From an optimization exercise on the open Yosys and OpenROAD flow, aimed at small area, a short achievable clock period and few clock cycles; shortcuts taken in it are not production practice.
Only simulation tests tie the RTL to the original design; equivalence was not proved.
Not every run is shown, and edits may drop behaviour that the tests do not exercise.
Power figures rest on the tool's default switching activity, not on a simulated workload.

## flow/design.v in outline (module list and top-level ports)
// module MyDesign: 1126 lines
module MyDesign (
  input   wire dut_run,
  output  reg  dut_busy,
  input   wire reset_b,
  input   wire clk,
  output wire        input_sram_write_enable,
  output wire [11:0] input_sram_write_addresss,
  output wire [15:0] input_sram_write_data,
  output reg  [11:0] input_sram_read_address,
  input  wire [15:0] input_sram_read_data,
  output reg         output_sram_write_enable,
  output reg  [11:0] output_sram_write_addresss,
  output reg  [15:0] output_sram_write_data,
  output wire [11:0] output_sram_read_address,
  input  wire [15:0] output_sram_read_data,
  output reg         scratchpad_sram_write_enable,
  output wire [11:0] scratchpad_sram_write_addresss,
  output wire [15:0] scratchpad_sram_write_data,
  output wire [11:0] scratchpad_sram_read_address,
  input  wire [15:0] scratchpad_sram_read_data,
  output wire        weights_sram_write_enable,
  output wire [11:0] weights_sram_write_addresss,
  output wire [15:0] weights_sram_write_data,
  output wire [11:0] weights_sram_read_address,
  input  wire [15:0] weights_sram_read_data
);
  // ...
==> flow/flow/run.sh <==
#!/bin/bash
# Standard layout, with one netlist pass between synthesis and floorplan:
# flow/polarity.py removes inverters between full adders (a full adder is
# self-dual, so it can take its inputs in the other polarity). Registers and
# all other logic stay as the standard synthesis made them. Every port still
# gets a buffer, of a faster cell (buf_2) than the one buffer_ports picks.
set -uo pipefail
W=$PWD
R=$W/orfs/results/$FLOW_PLATFORM/MyDesign/base
LIB=$FLOW_HOME/platforms/$FLOW_PLATFORM/lib/sky130_fd_sc_hd__tt_025C_1v80.lib

bash standard.sh synth > $W/synth.log 2>&1 || { echo "synthesis failed"; exit 1; }

cp $R/1_2_yosys.v $W/1_2_yosys.standard.v
if python3 flow/polarity.py $W/1_2_yosys.standard.v $W/1_2_yosys.polarity.v "$LIB" > $W/polarity.log 2>&1; then
  # the synthesis netlist is now newer than 1_synth.odb: make rebuilds it
  cp $W/1_2_yosys.polarity.v $R/1_2_yosys.v
  echo "polarity pass applied"
else
  echo "polarity pass failed, keeping the standard netlist"
fi

bash standard.sh "BUFFER_PORTS_ARGS=-buffer_cell sky130_fd_sc_hd__buf_2" finish > $W/finish.log 2>&1 || { echo "layout failed"; exit 1; }
==> flow/flow/polarity.py <==
#!/usr/bin/env python3
"""Removes inverters between full adders in a mapped sky130 netlist.

A full adder is self-dual: FA(~a, ~b, ~c) = (~cout, ~sum). Each full adder may
therefore be flipped (its inputs taken in the other polarity, its outputs then
carrying the complements), and each xor2/xnor2 gate may be swapped for the
other. This picks flips that need fewest inverters, then rewires the netlist:
every inverter is replaced by at most one inverter per signal that some pin
needs in the other polarity. Registers, ports and all other cells are kept.

usage: polarity.py IN.v OUT.v LIBERTY
"""
import re, sys, random, collections

src, dst, lib = sys.argv[1], sys.argv[2], sys.argv[3]

# pin directions from the liberty file
outpins = collections.defaultdict(set)
cell = None
pin = None
for line in open(lib):
    m = re.match(r'\s*cell\s*\(\s*"?([\w]+)"?\s*\)', line)
    if m:
        cell = m.group(1); continue
    m = re.match(r'\s*pin\s*\(\s*"?([\w]+)"?\s*\)', line)
    if m:
        pin = m.group(1); continue
    m = re.match(r'\s*direction\s*:\s*"?(\w+)"?', line)
    if m and cell and pin:
        if m.group(1) == 'output':
            outpins[cell].add(pin)

text = open(src).read()
mod_start = text.index('module ')
body_start = text.index(');', mod_start) + 2
end = text.rindex('endmodule')
header = text[:body_start]
body = text[body_start:end]

inst_re = re.compile(r'((?:\s*\(\*[^*]*\*\))*)\s*(sky130_fd_sc_hd__\w+)\s+(\S+)\s*\((.*?)\);', re.S)
pin_re = re.compile(r'\.(\w+)\(\s*([^()]*?)\s*\)')

decls = []
cells = []
pos = 0
for m in inst_re.finditer(body):
    decls.append(body[pos:m.start()])
    pos = m.end()
    attrs, typ, name, pins = m.group(1), m.group(2), m.group(3), m.group(4)
    cells.append({'attrs': attrs, 'type': typ, 'name': name,
                  'pins': [(p, n) for p, n in pin_re.findall(pins)]})
decls.append(body[pos:])
decl_text = ''.join(decls)
assert 'assign' not in decl_text, 'assign statements not handled'

ports = set()
for m in re.finditer(r'^\s*(input|output)\s+(?:\[(\d+):(\d+)\]\s+)?(\S+);', header + decl_text, re.M):
    d, hi, lo, nm = m.groups()
    if hi is None:
        ports.add(nm)
    else:
        for i in range(int(lo), int(hi) + 1):
            ports.add('%s[%d]' % (nm, i))

def is_inv(c):
    return re.match(r'sky130_fd_sc_hd__(clk)?inv_\d+$', c['type']) is not None
def is_fa(c):
    return c['type'].startswith('sky130_fd_sc_hd__fa_')
def is_x(c):
    return re.match(r'sky130_fd_sc_hd__x(n)?or2_\d+$', c['type']) is not None

driver = {}
for c in cells:
    for p, n in c['pins']:
        if p in outpins[c['type']]:
            driver[n] = (c, p)

def lit(n):
    par = 0
    while n in driver and is_inv(driver[n][0]) and n not in ports:
        c = driver[n][0]
        n = dict(c['pins'])['A']
        par ^= 1
    # a port driven by an inverter stays as it is: treat the port as a base
    return n, par

# flippable drivers: full adders and xor/xnor gates, unless they drive a port
flip = {}
for c in cells:
    if is_fa(c) or is_x(c):
        outs = [n for p, n in c['pins'] if p in outpins[c['type']]]
        flip[c['name']] = 0 if not any(n in ports for n in outs) else None

def avail(base):
    d = driver.get(base)
    if d is None:
        return 0
    f = flip.get(d[0]['name'])
    return f if f else 0

# requirements: (cell, pin) -> (base, parity required before flips)
req = []
xin = []   # inputs of xor/xnor gates: any polarity will do (the gate type absorbs it)
for c in cells:
    if is_inv(c):
        continue
    for p, n in c['pins']:
        if is_x(c) and p not in outpins[c['type']]:
            if not (re.match(r"\d+'", n) or n == ''):
                b, par = lit(n)
                xin.append((c, p, b, par))
            continue
        if p in outpins[c['type']]:
            continue
        if re.match(r"\d+'", n) or n == '':
            continue
        b, par = lit(n)
        req.append((c, p, b, par))
# inverters that drive ports are kept: their input is a requirement
keep_inv = [c for c in cells if is_inv(c) and dict(c['pins'])['Y'] in ports]
for c in keep_inv:
    b, par = lit(dict(c['pins'])['A'])
    req.append((c, 'A', b, par))

def need(c, par):
    if is_fa(c) and flip.get(c['name']):
        return par ^ 1
    return par

def cost():
    s = set()
    for c, p, b, par in req:
        q = need(c, par)
        if q != avail(b):
            s.add(b)
    return len(s)

# local search over FA flips and xor swaps
by_cell = collections.defaultdict(list)
by_base = collections.defaultdict(list)
for r in req:
    by_cell[r[0]['name']].append(r)
    by_base[r[2]].append(r)
outs_of = {c['name']: [n for p, n in c['pins'] if p in outpins[c['type']]] for c in cells}

def local(name):
    # requirements touched by flipping `name`: its own inputs (FA) and users of its outputs
    bases = set()
    for r in by_cell[name]:
        bases.add(r[2])
    for n in outs_of[name]:
        bases.add(n)
    tot = 0
    for b in bases:
        a = avail(b)
        if any(need(c, par) != a for c, p, bb, par in by_base[b]):
            tot += 1
    return tot

cands = [n for n, f in flip.items() if f is not None]
before = cost()
random.seed(1)
def descend():
    for it in range(50):
        changed = 0
        random.shuffle(cands)
        for n in cands:
            c0 = local(n)
            flip[n] ^= 1
            c1 = local(n)
            if c1 < c0 or (c1 == c0 and random.random() < 0.3):
                changed += c1 < c0
            else:
                flip[n] ^= 1
        if not changed:
            break
descend()
best = cost(); best_flip = dict(flip)
for rnd in range(30):
    # perturb: flip a few random adders and descend again
    for n in random.sample(cands, max(1, len(cands) // 20)):
        flip[n] ^= 1
    descend()
    c = cost()
    if c < best:
        best = c; best_flip = dict(flip)
    else:
        flip.clear(); flip.update(best_flip)
after = cost()
ninv = sum(1 for c in cells if is_inv(c))
sys.stderr.write('inverters: %d before, %d needed after (%d kept on ports); flips %d\n'
                 % (ninv, after, len(keep_inv), sum(1 for f in flip.values() if f)))

# rewrite
newinv = {}
extra = []
def net_for(b, q):
    if q == avail(b):
        return b
    if b not in newinv:
        k = len(newinv)
        y = 'polinv_%d_y' % k
        newinv[b] = y
        extra.append((k, b, y))
    return newinv[b]

out_cells = []
pinmap = {}
xin_by_cell = collections.defaultdict(list)
for r in xin:
    xin_by_cell[r[0]['name']].append(r)
for c in cells:
    if is_inv(c) and c not in keep_inv:
        continue
    if is_x(c):
        dev = flip.get(c['name']) or 0
        for cc, p, b, par in xin_by_cell.get(c['name'], []):
            dev ^= avail(b) ^ par
            pinmap[(c['name'], p)] = b
        t = c['type']
        if dev:
            if '__xor2_' in t:
                c['type'] = t.replace('__xor2_', '__xnor2_')
                c['rename'] = {'X': 'Y'}
            else:
                c['type'] = t.replace('__xnor2_', '__xor2_')
                c['rename'] = {'Y': 'X'}
    out_cells.append(c)
for c, p, b, par in req:
    pinmap[(c['name'], p)] = net_for(b, need(c, par))

lines = [header, decl_text.rstrip('\n') + '\n']
for k, b, y in extra:
    lines.append('  wire %s;\n' % y)
for c in out_cells:
    ps = []
    for p, n in c['pins']:
        n2 = pinmap.get((c['name'], p), n)
        ps.append('    .%s(%s%s)' % (c.get('rename', {}).get(p, p), n2, ' ' if n2.startswith('\\') else ''))
    lines.append('%s\n  %s %s (\n%s\n  );\n' % (c['attrs'], c['type'], c['name'], ',\n'.join(ps)))
for k, b, y in extra:
    lines.append('  sky130_fd_sc_hd__inv_1 polinv_%d (\n    .A(%s%s),\n    .Y(%s)\n  );\n' % (k, b, ' ' if b.startswith('\\') else '', y))
lines.append('endmodule\n')
open(dst, 'w').write(''.join(lines))
if len(sys.argv) > 4:
    st = collections.Counter()
    for c, p, b, par in req:
        if need(c, par) != avail(b):
            d = driver.get(b)
            dt = d[0]['type'].split('__')[1] + '.' + d[1] if d else 'port'
            st[(dt, c['type'].split('__')[1], 'flippable' if flip.get(d[0]['name'] if d else '') is not None else 'fixed')] += 1
    for k, v in st.most_common(25):
        sys.stderr.write('%s %d\n' % (k, v))
==> flow/standard.sh <==
#!/bin/bash
# synth_recipe.tcl (not shown) runs the flow's synth.tcl, then flattens the netlist and writes it again
# the make line also repeats each setting of config.mk as NAME=value (left out here)
make -C /OpenROAD-flow-scripts/flow DESIGN_CONFIG=/design/flow/config.mk WORK_HOME=/design/flow/orfs CLKGATE_MAP_FILE= SYNTH_SCRIPT=/design/flow/synth_recipe.tcl "${@:-finish}"
==> flow/config.mk <==
export PLATFORM = sky130hd
export DESIGN_NAME = MyDesign
export DESIGN_NICKNAME = MyDesign
export VERILOG_FILES = /design/flow/design.v
export SDC_FILE = /design/flow/constraint.sdc
export NUM_CORES = 4
export LEC_CHECK = 0
export ABC_AREA = 1
export CAP_MARGIN = 50
export CORE_MARGIN = 2
export CORE_UTILIZATION = 60
export CTS_BUF_LIST = sky130_fd_sc_hd__clkbuf_16
export CTS_CLUSTER_DIAMETER = 120
export CTS_CLUSTER_SIZE = 30
export SLEW_MARGIN = 70
==> flow/constraint.sdc <==
create_clock -name core_clock -period 10.0 [get_ports {clk}]
set_input_delay 2.0000 -clock core_clock [delete_from_list [all_inputs] [get_ports {clk}]]
set_output_delay 2.0000 -clock core_clock [all_outputs]
set_load 0.01 [all_outputs]
run_1/sizes.png
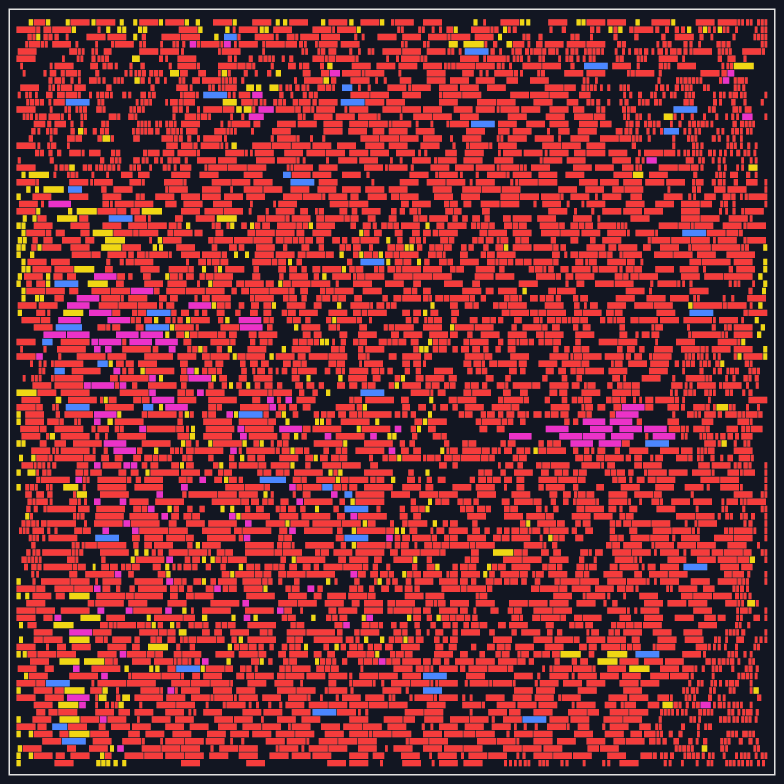
Key: yellow = _2 cells [cells 366, share 7.7%]; blue = _6 and larger [cells 45, share 0.94%]; red = _0 and _1 cells [cells 4246, share 89%]; magenta = _3 and _4 cells [cells 127, share 2.7%]
Non-Clock Buffer Count: 378
worst path setup slack after routing: 6.77 ns
Synth-to-Final Area Change: 5.76%
finished layout cell area: 0.0505 mm2

run_1/clock_tree.png
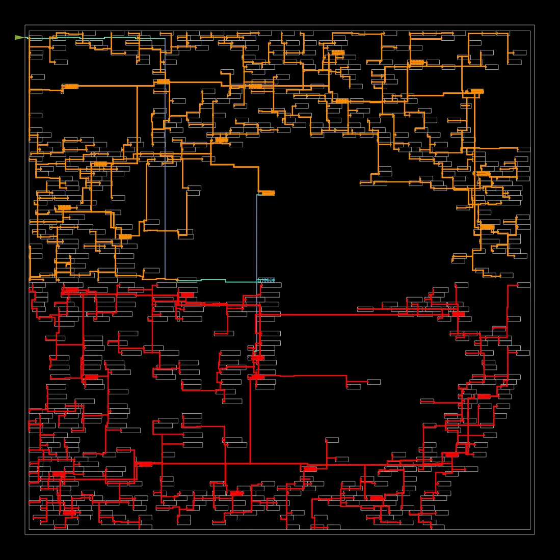
CTS sink count: 712
H-Tree Depth: 1
num sequential: 712
Root Buffer Master: clkbuf_16
TritonCTS buffer count: 29

run_1/placement_by_type.png
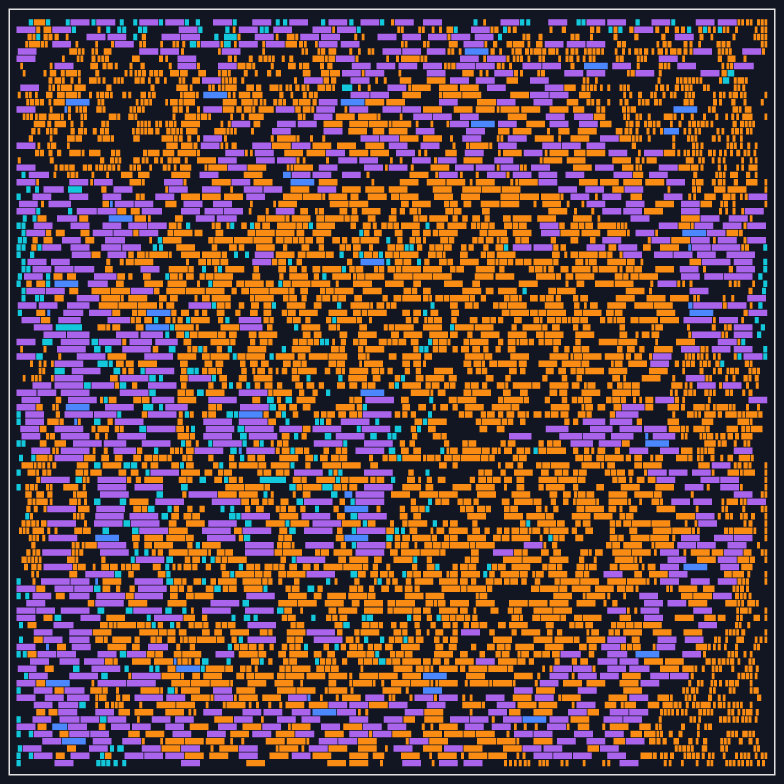
Key: cyan = other buffers and delay cells [cells 378]; blue = clock drivers and dummy loads [cells 47]; orange = combinational and other logic [cells 3647]; purple = flops [cells 712]
Core Area: 0.0789 mm2
utilization after layout: 0.641

==> impl_metrics.json, run 1 <==
{
  "multi_input_area_share": 0.564,
  "maximum_ir_drop_on_the_vdd_rail_mv": 0.623,
  "power.clock.fraction": 0.089,
  "critical_path.top_delay_family": "flip-flops",
  "layout-drive-gt1-share": 0.112,
  "detail-route-antenna-nets": 0,
  "vias_in_the_first_global_route": 33900,
  "syn-instance-count": 4743,
  "n_tap_cell": 1050,
  "clock_area_frac": 0.0172,
  "powerSeq_mw": 4.67,
  "num-nonclk-inverters": 517,
  "power.sequential.fraction": 0.278,
  "layout_clock_buffer_count": 30,
  "highest_utilization_routing_layer_at_the_global_route_stage": "met1",
  "placed_cells_incl_taps": 5782,
  "critPathMaxFanout": 3,
  "cap_viol_max_count": 0,
  "place_worst_setup_slack_ns": 6.47,
  "timing.final.crit_period_ns": 3.23,
  "remaining_drc_errors": 0,
  "die_height_um": 286,
  "max_slew.worst_pin.slew_ns": 0.513,
  "post-cts-setup-buffers": 0,
  "start_kind": "flop",
  "final_setup_violation_count": 0,
  "power.density_mw_per_mm2": 332,
  "rsz0062_at_grt": "no",
  "status": "complete, no violations",
  "die_area_mm2": 0.0819,
  "wl_met3_um": 21700,
  "layout.cells.non_filler": 5841,
  "timing.hold.worst.class": "flop to flop",
  "finalNetCount": 5566,
  "syn_avg_cell_area_um2": 10.1,
  "layout.area.top_class": "multi-input gates",
  "core.rowCount": 103,
  "finalClockSkew_ns": 0.0550,
  "worst_hold_path.num_cells": 0,
  "yosys_warnings": 1,
  "port-buffer-count": 120,
  "swShare": 0.463,
  "comb.multi_input.count": 3130,
  "grt_max_degree": 50,
  "track_usage": 0.359,
  "gp_congestion": 0.981,
  "slowest_stage_cell_on_the_critical_path": "dfxtp_1",
  "timing.setup.critical_path_class": "flop to output port"
}
Testbench counts for the RTL of run 1, summed over its fixed seeds: cycles 34,066.
--- run 2 (diff from run 1) ---
--- a/flow/config.mk
+++ b/flow/config.mk
@@ -10,6 +10,6 @@
 export CORE_MARGIN = 2
 export CORE_UTILIZATION = 60
 export CTS_BUF_LIST = sky130_fd_sc_hd__clkbuf_16
-export CTS_CLUSTER_DIAMETER = 120
+export CTS_CLUSTER_DIAMETER = 80
 export CTS_CLUSTER_SIZE = 30
 export SLEW_MARGIN = 70
run_2/clock_tree.png
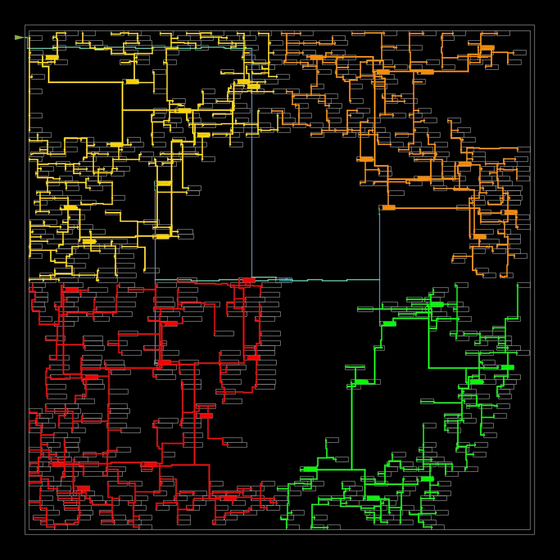
TritonCTS buffer count: 41
H-Tree Depth: 2

run_2/layer_met1.png
Bar = 100 um. Supply wires on this layer in grey.
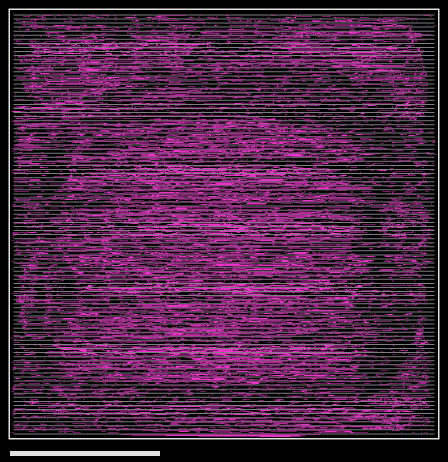
The layer holds 41% of the routed length. The longest straight run is 153 um. 4990 nets have wire on it.
routed vias: 34700
overall routed net length: 146000 um
global-route met1 utilization: 0.514

run_2/placement_by_type.png
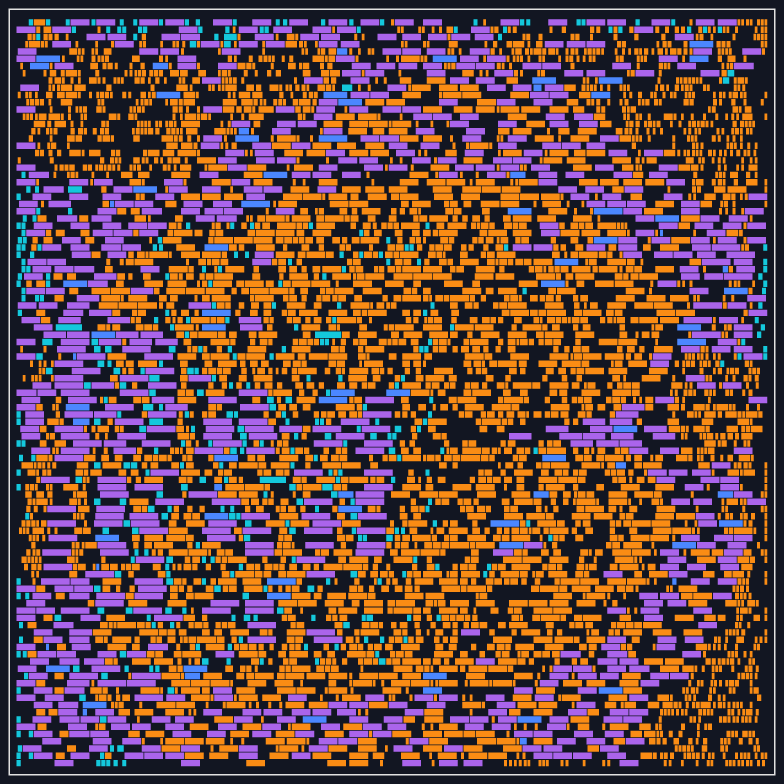
sequential share of cell area: 0.306
finished layout cell area: 0.0513 mm2
row cnt: 103

==> run 2 against run 1 <==
Highest routed layer is now met4. Critical path depth stayed put. Critical endpoint unchanged. Wire length up 0.18%. Critical path type unchanged. First-iteration DRC count decreased by 2.4%. Register-to-register slack barely moved. Worst setup slack improved by 0.012 ns. Final area increased by 1.5%. Clock power grew 38%. Synthesized area stayed put.
==> impl_metrics.json, run 2 <==
{
  "status": "complete, no violations",
  "remaining_drc_errors": 0,
  "n_tap_cell": 1050,
  "power.density_mw_per_mm2": 338,
  "syn_to_final_growth_pct": 7.31,
  "swShare": 0.461,
  "multi_input_area_share": 0.556,
  "maximum_ir_drop_on_the_vdd_rail_mv": 0.640,
  "critPathMaxFanout": 3,
  "layout.area.top_class": "multi-input gates",
  "comb.multi_input.count": 3130,
  "layout.cells.non_filler": 5867,
  "final.setup.worst_slack_ns": 6.78,
  "syn_avg_cell_area_um2": 10.1,
  "rsz0062_at_grt": "no",
  "timing.setup.critical_path_class": "flop to output port",
  "gp_congestion": 0.981,
  "final_setup_violation_count": 0,
  "slowest_stage_cell_on_the_critical_path": "dfxtp_1",
  "timing.final.crit_period_ns": 3.22,
  "finalNetCount": 5580,
  "die_height_um": 286,
  "yosys_warnings": 1,
  "highest_utilization_routing_layer_at_the_global_route_stage": "met1",
  "grt_max_degree": 50,
  "power.clock.fraction": 0.118,
  "max_slew.worst_pin.slew_ns": 0.515,
  "port-buffer-count": 120,
  "track_usage": 0.361,
  "utilization": 0.650
}
--- run 3 (diff from run 2) ---
--- a/flow/config.mk
+++ b/flow/config.mk
@@ -10,6 +10,6 @@
 export CORE_MARGIN = 2
 export CORE_UTILIZATION = 60
 export CTS_BUF_LIST = sky130_fd_sc_hd__clkbuf_16
-export CTS_CLUSTER_DIAMETER = 80
-export CTS_CLUSTER_SIZE = 30
+export CTS_CLUSTER_DIAMETER = 100
+export CTS_CLUSTER_SIZE = 24
 export SLEW_MARGIN = 70
run_3/clock_tree.png
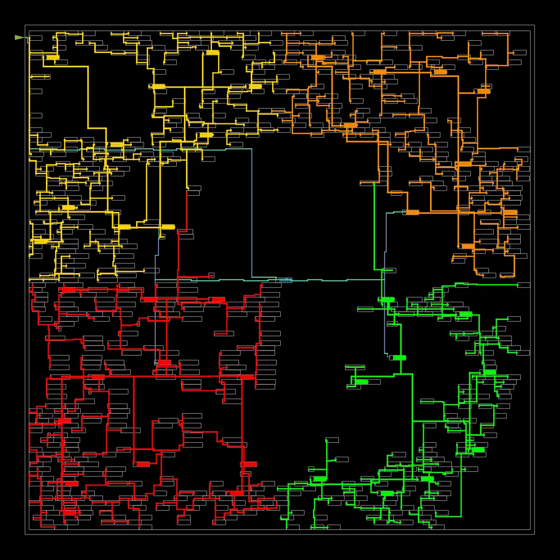

run_3/sizes.png
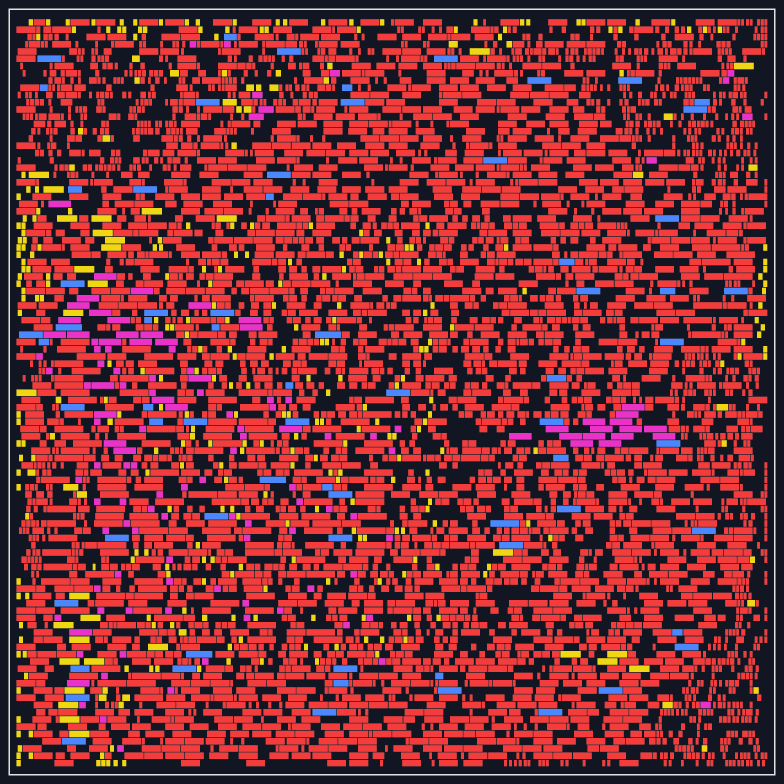
Key: yellow = _2 cells [cells 366, share 7.6%]; magenta = _3 and _4 cells [cells 129, share 2.7%]; red = _0 and _1 cells [cells 4247, share 88%]; blue = _6 and larger [cells 68, share 1.4%]
Synth-to-Final Area Change: 6.80%
Non-Clock Buffer Count: 381
worst path setup slack after routing: 6.78 ns
finished layout cell area: 0.0510 mm2

==> run 3 against run 2 <==
Still clean. Die area unchanged. Wire length rose by 0.31%. Worst setup slack better by 0.0023 ns. Highest routed layer is now met5.
==> impl_metrics.json, run 3 <==
{
  "status": "complete, no violations",
  "power.density_mw_per_mm2": 335,
  "grt_overflow_total": 0,
  "postRouteWirelength_um": 147000,
  "layout.area.top_class": "multi-input gates",
  "layout.cells.non_filler": 5861,
  "critical_path.top_delay_family": "flip-flops",
  "max_slew.worst_pin.slew_ns": 0.518,
  "slowest_stage_cell_on_the_critical_path": "dfxtp_1",
  "finalNetCount": 5581,
  "die_height_um": 286,
  "maximum_ir_drop_on_the_vdd_rail_mv": 0.603,
  "track_usage": 0.362,
  "multi_input_area_share": 0.558,
  "remaining_drc_errors": 0,
  "powerSeq_mw": 4.67,
  "final_setup_violation_count": 0,
  "cell_internal_pwr_mw": 9.23,
  "rsz0062_at_grt": "no",
  "grt.met1_usage": 0.516,
  "swShare": 0.460,
  "start_kind": "flop",
  "coreArea_mm2": 0.0789,
  "n_fill_cell": 6638,
  "highest_utilization_routing_layer_at_the_global_route_stage": "met1",
  "port-buffer-count": 120,
  "cts_max_level": 2,
  "vias": 34800,
  "power.clock.fraction": 0.109,
  "critPathMaxFanout": 3,
  "core.rowCount": 103,
  "timing.final.crit_period_ns": 3.22,
  "yosys_warnings": 1,
  "gp_congestion": 0.981,
  "grt_max_degree": 50,
  "n_tap_cell": 1050,
  "dr_wl_met2_um": 58100,
  "syn_avg_cell_area_um2": 10.1,
  "clkTransAtPathRegs_ns": 0.09,
  "timing.setup.critical_path_class": "flop to output port",
  "layout-drive-gt1-share": 0.117,
  "comb.multi_input.count": 3130,
  "first_iter_violations": 4841,
  "cts_buffers": 41
}
run_3/placement_by_type.png
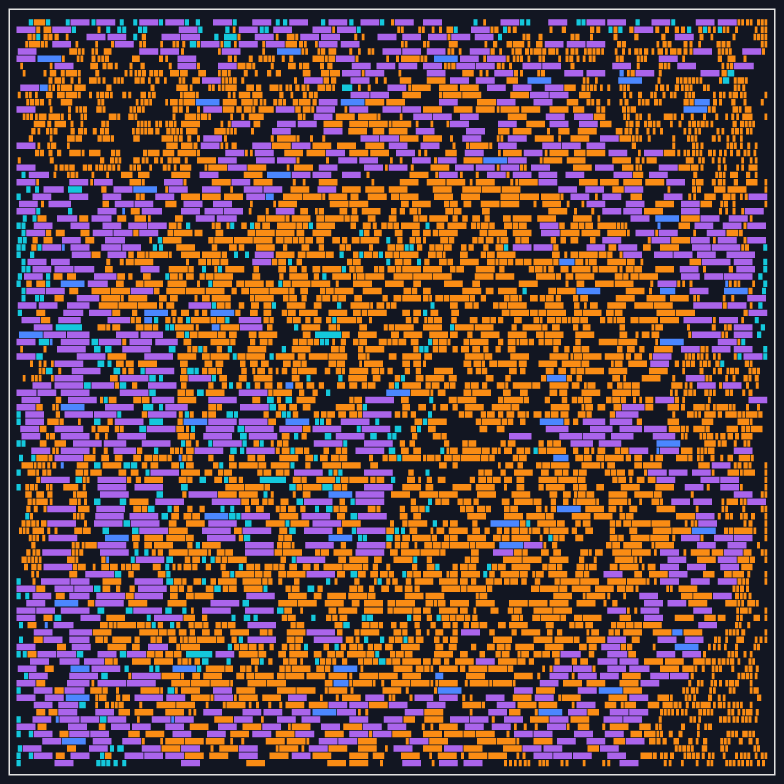
Key: blue = clock drivers and dummy loads [cells 70]; cyan = other buffers and delay cells [cells 381]; purple = flops [cells 712]; orange = combinational and other logic [cells 3647]
utilization after layout: 0.647
sequential share of cell area: 0.308

--- run 4 (diff from run 3) ---
--- a/flow/design.v
+++ b/flow/design.v
@@ -148,18 +148,20 @@
     gneg = {3'd0, k[7] & ~(k[6] & k[5]), 1'b0, k[5] & ~(k[4] & k[3]), 1'b0,
             k[3] & ~(k[2] & k[1]), 1'b0, k[1]};
   endfunction
+  reg [2:0] waddrn;
+  wire [2:0] wa_cur = ~waddrn;
+  wire [2:0] wa_nx = (mode == M_IDLE) ? 3'd0 : (wa_cur != 3'd4) ? wa_cur + 3'd1 : wa_cur;
   always @(posedge clk) begin
     if (~reset_b) begin
       waddr <= 3'd0;
+      waddrn <= 3'd7;
       kld <= 6'd0;
       kacc <= 6'd0;
     end else begin
       kld <= {kld[4:0], start};
       kacc <= kld;
-      if (mode == M_IDLE)
-        waddr <= 3'd0;
-      else if (waddr != 3'd4)
-        waddr <= waddr + 3'd1;
+      waddr <= wa_nx;
+      waddrn <= ~wa_nx;
     end
   end
   reg [3:0] onn0, onn1, onn2, onn3, onn4, onn5, onn6, onn7, onn8;
--- a/flow/config.mk
+++ b/flow/config.mk
@@ -10,6 +10,6 @@
 export CORE_MARGIN = 2
 export CORE_UTILIZATION = 60
 export CTS_BUF_LIST = sky130_fd_sc_hd__clkbuf_16
-export CTS_CLUSTER_DIAMETER = 100
-export CTS_CLUSTER_SIZE = 24
+export CTS_CLUSTER_DIAMETER = 80
+export CTS_CLUSTER_SIZE = 16
 export SLEW_MARGIN = 70
run_4/sizes.png
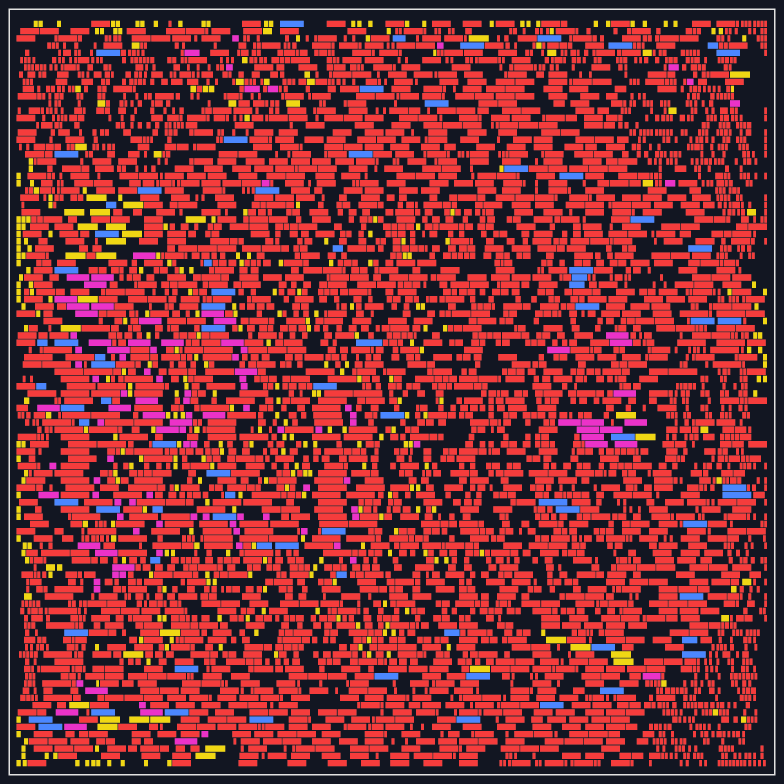
Key: magenta = _3 and _4 cells [cells 116, share 2.4%]; red = _0 and _1 cells [cells 4281, share 88%]; blue = _6 and larger [cells 79, share 1.6%]; yellow = _2 cells [cells 379, share 7.8%]
finished layout cell area: 0.0515 mm2
Non-Clock Buffer Count: 380
Synth-to-Final Area Change: 7.36%
worst path setup slack after routing: 6.77 ns

run_4/layer_met1.png
Bar = 100 um. Supply wires on this layer in grey.
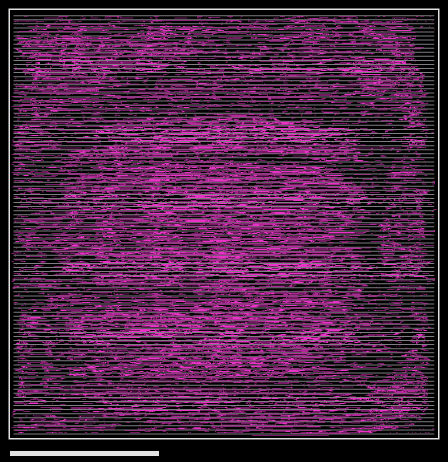
The wires run mostly horizontal. The layer carries 60.1 mm of wire.
routed vias: 35200
global-route met1 utilization: 0.515

==> run 4 against run 3 <==
First-iteration DRC count rose by 4.9%. Synthesized cell count grew 0.61%. Wire length grew 1.1%. Register-to-register slack lost 0.08 ns. Clock power grew 14%. Sequential cell count increased by 3.
==> impl_metrics.json, run 4 <==
{
  "grt_max_degree": 48,
  "antenna_cells": 9,
  "cts_max_level": 2,
  "cts_buffers": 55,
  "power.density_mw_per_mm2": 343,
  "multi_input_area_share": 0.555,
  "finalNetCount": 5624,
  "n_fill_cell": 6504,
  "highest_utilization_routing_layer_at_the_global_route_stage": "met1",
  "dr_wl_met2_um": 58500,
  "remaining_drc_errors": 0,
  "critical_path.top_delay_family": "flip-flops",
  "seqAreaFraction": 0.306,
  "status": "complete, no violations",
  "die_height_um": 287,
  "comb.multi_input.count": 3143,
  "layout.cells.non_filler": 5914,
  "arrival_ns": 1.23,
  "slowest_stage_cell_on_the_critical_path": "dfxtp_1",
  "timing.setup.critical_path_class": "flop to output port",
  "syn_avg_cell_area_um2": 10.1,
  "port-buffer-count": 120,
  "cell_internal_pwr_mw": 9.61,
  "gp_congestion": 0.967,
  "cts.repair.resized": 0,
  "routed_via_density": 5.95,
  "drt_first_pass_iters": 10,
  "powerSeq_mw": 4.70,
  "swShare": 0.456,
  "critPathMaxFanout": 3,
  "power.clock.fraction": 0.120,
  "yosys_warnings": 1,
  "setup.reg_to_reg.worst_slack_ns": 6.78,
  "grt_overflow_total": 0,
  "num-nonclk-inverters": 531,
  "start_kind": "flop",
  "timing.final.crit_period_ns": 3.23,
  "highest_routed_layer": "met5",
  "finalHoldViolCount": 0,
  "layout.area.top_class": "multi-input gates",
  "core.rowCount": 103,
  "layout-drive-gt1-share": 0.118,
  "power.sequential.fraction": 0.266,
  "first_iter_violations": 5078,
  "maximum_ir_drop_on_the_vdd_rail_mv": 0.519,
  "critPathCaptureType": "output port",
  "final_setup_violation_count": 0,
  "coreArea_mm2": 0.0790,
  "rsz0062_at_grt": "no",
  "n_tap_cell": 1050,
  "cts.sink_count": 715,
  "clkTransAtPathRegs_ns": 0.07,
  "utilization": 0.652
}
Testbench counts for the RTL of run 4, summed over its fixed seeds: cycles 34,066.
run_4/metal_density.png
The die is cut into 29 by 29 equal tiles; dark purple is low, yellow is high, scaled to the fullest tile. Values are wire area over tile area, all layers added.
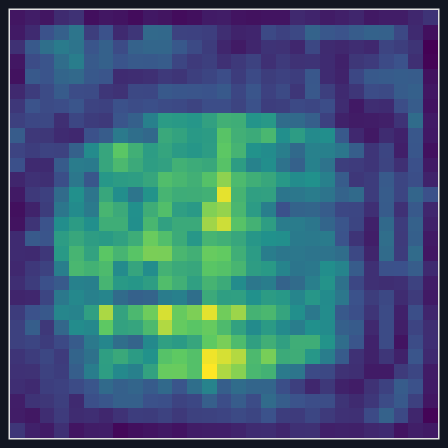
The fullest tile reaches 0.97. The densest ninth of the die: centre. 24% of the tiles are over half the peak. The emptiest ninth of the die: north-east.
global-route usage over all layers: 0.362
overall routed net length: 148000 um
Avg WL per Cell: 25.1 um

--- run 5 (diff from run 4) ---
--- a/flow/design.v
+++ b/flow/design.v
@@ -216,16 +216,17 @@
     wa2 <= ~{phi1, w1};
   end
   assign scratchpad_sram_write_addresss = {7'd0, wa2};
-  reg [15:0] ri1, ri2, rs1, rs2;
+  reg [15:0] ri1, ri1n, ri2n, rs1n, rs2n;
   always @(posedge clk) begin
-    ri1 <= input_sram_read_data; ri2 <= ri1;
-    rs1 <= scratchpad_sram_read_data; rs2 <= rs1;
+    ri1 <= input_sram_read_data;
+    ri1n <= ~input_sram_read_data; ri2n <= ri1n;
+    rs1n <= ~scratchpad_sram_read_data; rs2n <= rs1n;
   end
   assign scratchpad_sram_write_data = ri1;
-  wire [7:0] in0 = ph2 ? rs2[7:0] : rs1[15:8];
-  wire [7:0] in1 = ph2 ? rs1[7:0] : scratchpad_sram_read_data[15:8];
-  wire [7:0] in2 = ph2 ? ri2[7:0] : ri1[15:8];
-  wire [7:0] in3 = ph2 ? ri1[7:0] : input_sram_read_data[15:8];
+  wire [7:0] in0 = ph2 ? ~rs2n[7:0] : ~rs1n[15:8];
+  wire [7:0] in1 = ph2 ? ~rs1n[7:0] : scratchpad_sram_read_data[15:8];
+  wire [7:0] in2 = ph2 ? ~ri2n[7:0] : ~ri1n[15:8];
+  wire [7:0] in3 = ph2 ? ~ri1n[7:0] : input_sram_read_data[15:8];
   reg [7:0] w0_0, w0_1, w0_2, w1_0, w1_1, w1_2, w2_0, w2_1, w2_2, w3_0, w3_1, w3_2;
   always @(posedge clk) begin
     w0_0 <= w0_1; w0_1 <= w0_2; w0_2 <= ~in0;
run_5/layer_met1.png
Bar = 100 um. Supply wires on this layer in grey.
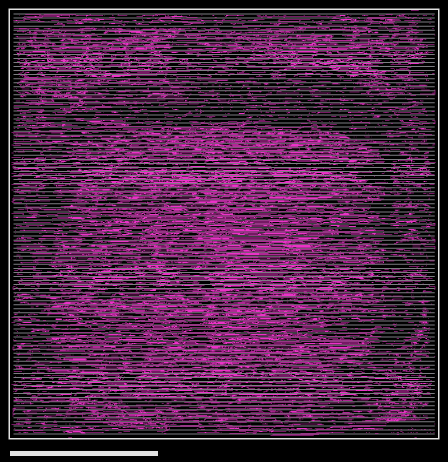
The layer holds 40% of the routed length. 5161 nets have wire on it. The layer carries 60.5 mm of wire. The longest straight run is 144 um.
overall routed net length: 151000 um
global-route met1 utilization: 0.519

run_5/placement_by_type.png
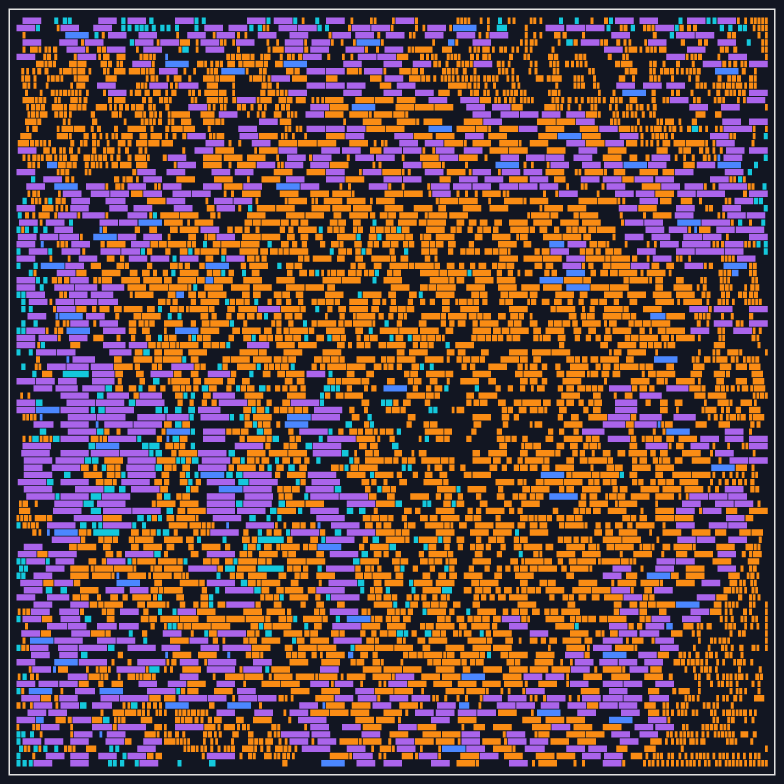
sequential share of cell area: 0.308
utilization after layout: 0.649
Core Area: 0.0803 mm2
row cnt: 104
finished layout cell area: 0.0521 mm2

==> run 5 against run 4 <==
Still clean on timing, DRC and antenna. Sequential share of layout area increased by 0.21 points. Final area increased by 1.3%. Clock power about the same. Global-route usage increased by 0.38 points. Register-to-register slack improved by 0.06 ns. First-iteration DRC count decreased by 3.0%. Combinational power about the same. Via count increased by 2.2%. Clock skew increased by 0.013 ns. Largest power group unchanged.
==> impl_metrics.json, run 5 <==
{
  "first_iter_violations": 4925,
  "port-buffer-count": 120,
  "slowest_stage_cell_on_the_critical_path": "clkinv_1",
  "powerSeq_mw": 4.80,
  "maximum_ir_drop_on_the_vdd_rail_mv": 0.429,
  "highest_routed_layer": "met4",
  "antenna_cells": 1,
  "dr_wl_met2_um": 59700,
  "routed_via_density": 5.98,
  "layout.area.top_class": "multi-input gates",
  "finalNetCount": 5725,
  "critical_path.top_delay_family": "buffers and inverters",
  "syn-instance-count": 4869,
  "final_worst_hold_slack_ns": 0.329,
  "signal_buffers": 385,
  "cts.repair.resized": 0,
  "arrival_ns": 3.70,
  "drt_first_pass_iters": 6,
  "cts_buffers": 56,
  "highest_utilization_routing_layer_at_the_global_route_stage": "met1",
  "start_kind": "input port",
  "timing.setup.critical_path_class": "input port to flop",
  "cts.sink_count": 731,
  "final.setup.worst_slack_ns": 6.83,
  "rsz0062_at_grt": "no",
  "final_setup_violation_count": 0,
  "layout-drive-gt1-share": 0.120,
  "comb.multi_input.count": 3176,
  "grt_overflow_total": 0,
  "timing.final.crit_period_ns": 3.17,
  "finalClockSkew_ns": 0.0817,
  "status": "complete, no violations",
  "setup.reg_to_reg.worst_slack_ns": 6.84,
  "syn_avg_cell_area_um2": 9.96,
  "power.sequential.fraction": 0.271,
  "cts_max_level": 2,
  "power.clock.fraction": 0.120,
  "grt_max_degree": 47,
  "swShare": 0.454,
  "multi_input_area_share": 0.549,
  "die_height_um": 288,
  "num_sequential": 731,
  "clkTransAtPathRegs_ns": 0.07,
  "crit_chain": "buf_2 -> buf_6 -> inv_1 -> nor2_4 -> clkinv_1 -> nor3_1 -> inv_1",
  "power.density_mw_per_mm2": 340,
  "n_tap_cell": 1060,
  "yosys_warnings": 1,
  "critPathMaxFanout": 46,
  "gp_congestion": 0.985,
  "n_fill_cell": 6635
}
Testbench counts for the RTL of run 5, summed over its fixed seeds: cycles 34,066.
run_5/metal_density.png
The die is cut into 29 by 29 equal tiles; dark purple is low, yellow is high, scaled to the fullest tile. Values are wire area over tile area, all layers added.
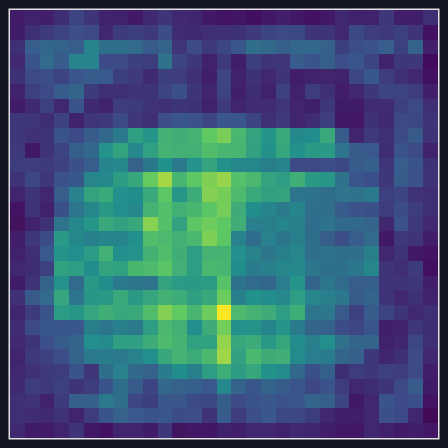
The fullest tile reaches 1.0. 21% of the tiles are over half the peak. The mean over all tiles is 0.33. The densest ninth of the die: centre. The emptiest ninth of the die: north-east.
routed vias: 36000
Avg WL per Cell: 25.1 um
global-route usage over all layers: 0.366

-- re-timing with driven ports --
How much do the figures lean on ideal ports? The routed layouts below were timed once more, with nothing changed but the port constraints.
Step 1: set_driving_cell puts a clkbuf_16 on clk and a buf_2 on each other input, an assumption about the parent block.
Step 2, shift: input delay + t, output delay - t, t = (earliest + latest rising clock arrival at the registers) / 2. This alone moves slack from input paths to output paths.
Three values: no drivers, after step 1, after step 2; two values: the first two.
run | shift t [ns] | setup slack, ns | hold slack, ns | worst setup path after step 2 | worst slew at a driven data input, ns
run 1 | 0.724 | 6.767 / 6.698 / 6.483 | 0.339 / 0.339 / 0.339 | input to register | 0.05
run 2 | 0.678 | 6.779 / 6.708 / 6.478 | 0.335 / 0.335 / 0.335 | input to register | 0.05
run 3 | 0.688 | 6.781 / 6.712 / 6.472 | 0.334 / 0.334 / 0.334 | input to register | 0.05
run 4 | 0.720 | 6.768 / 6.693 / 6.400 | 0.328 / 0.328 / 0.328 | input to register | 0.04
run 5 | 0.713 | 6.827 / 6.800 / 6.163 | 0.329 / 0.329 / 0.329 | input to register | 0.04
After both steps setup and hold are still met in every run listed. For run 5, which loses most, drivers alone change the setup slack by -0.027 ns; drivers and shift together by -0.664 ns.
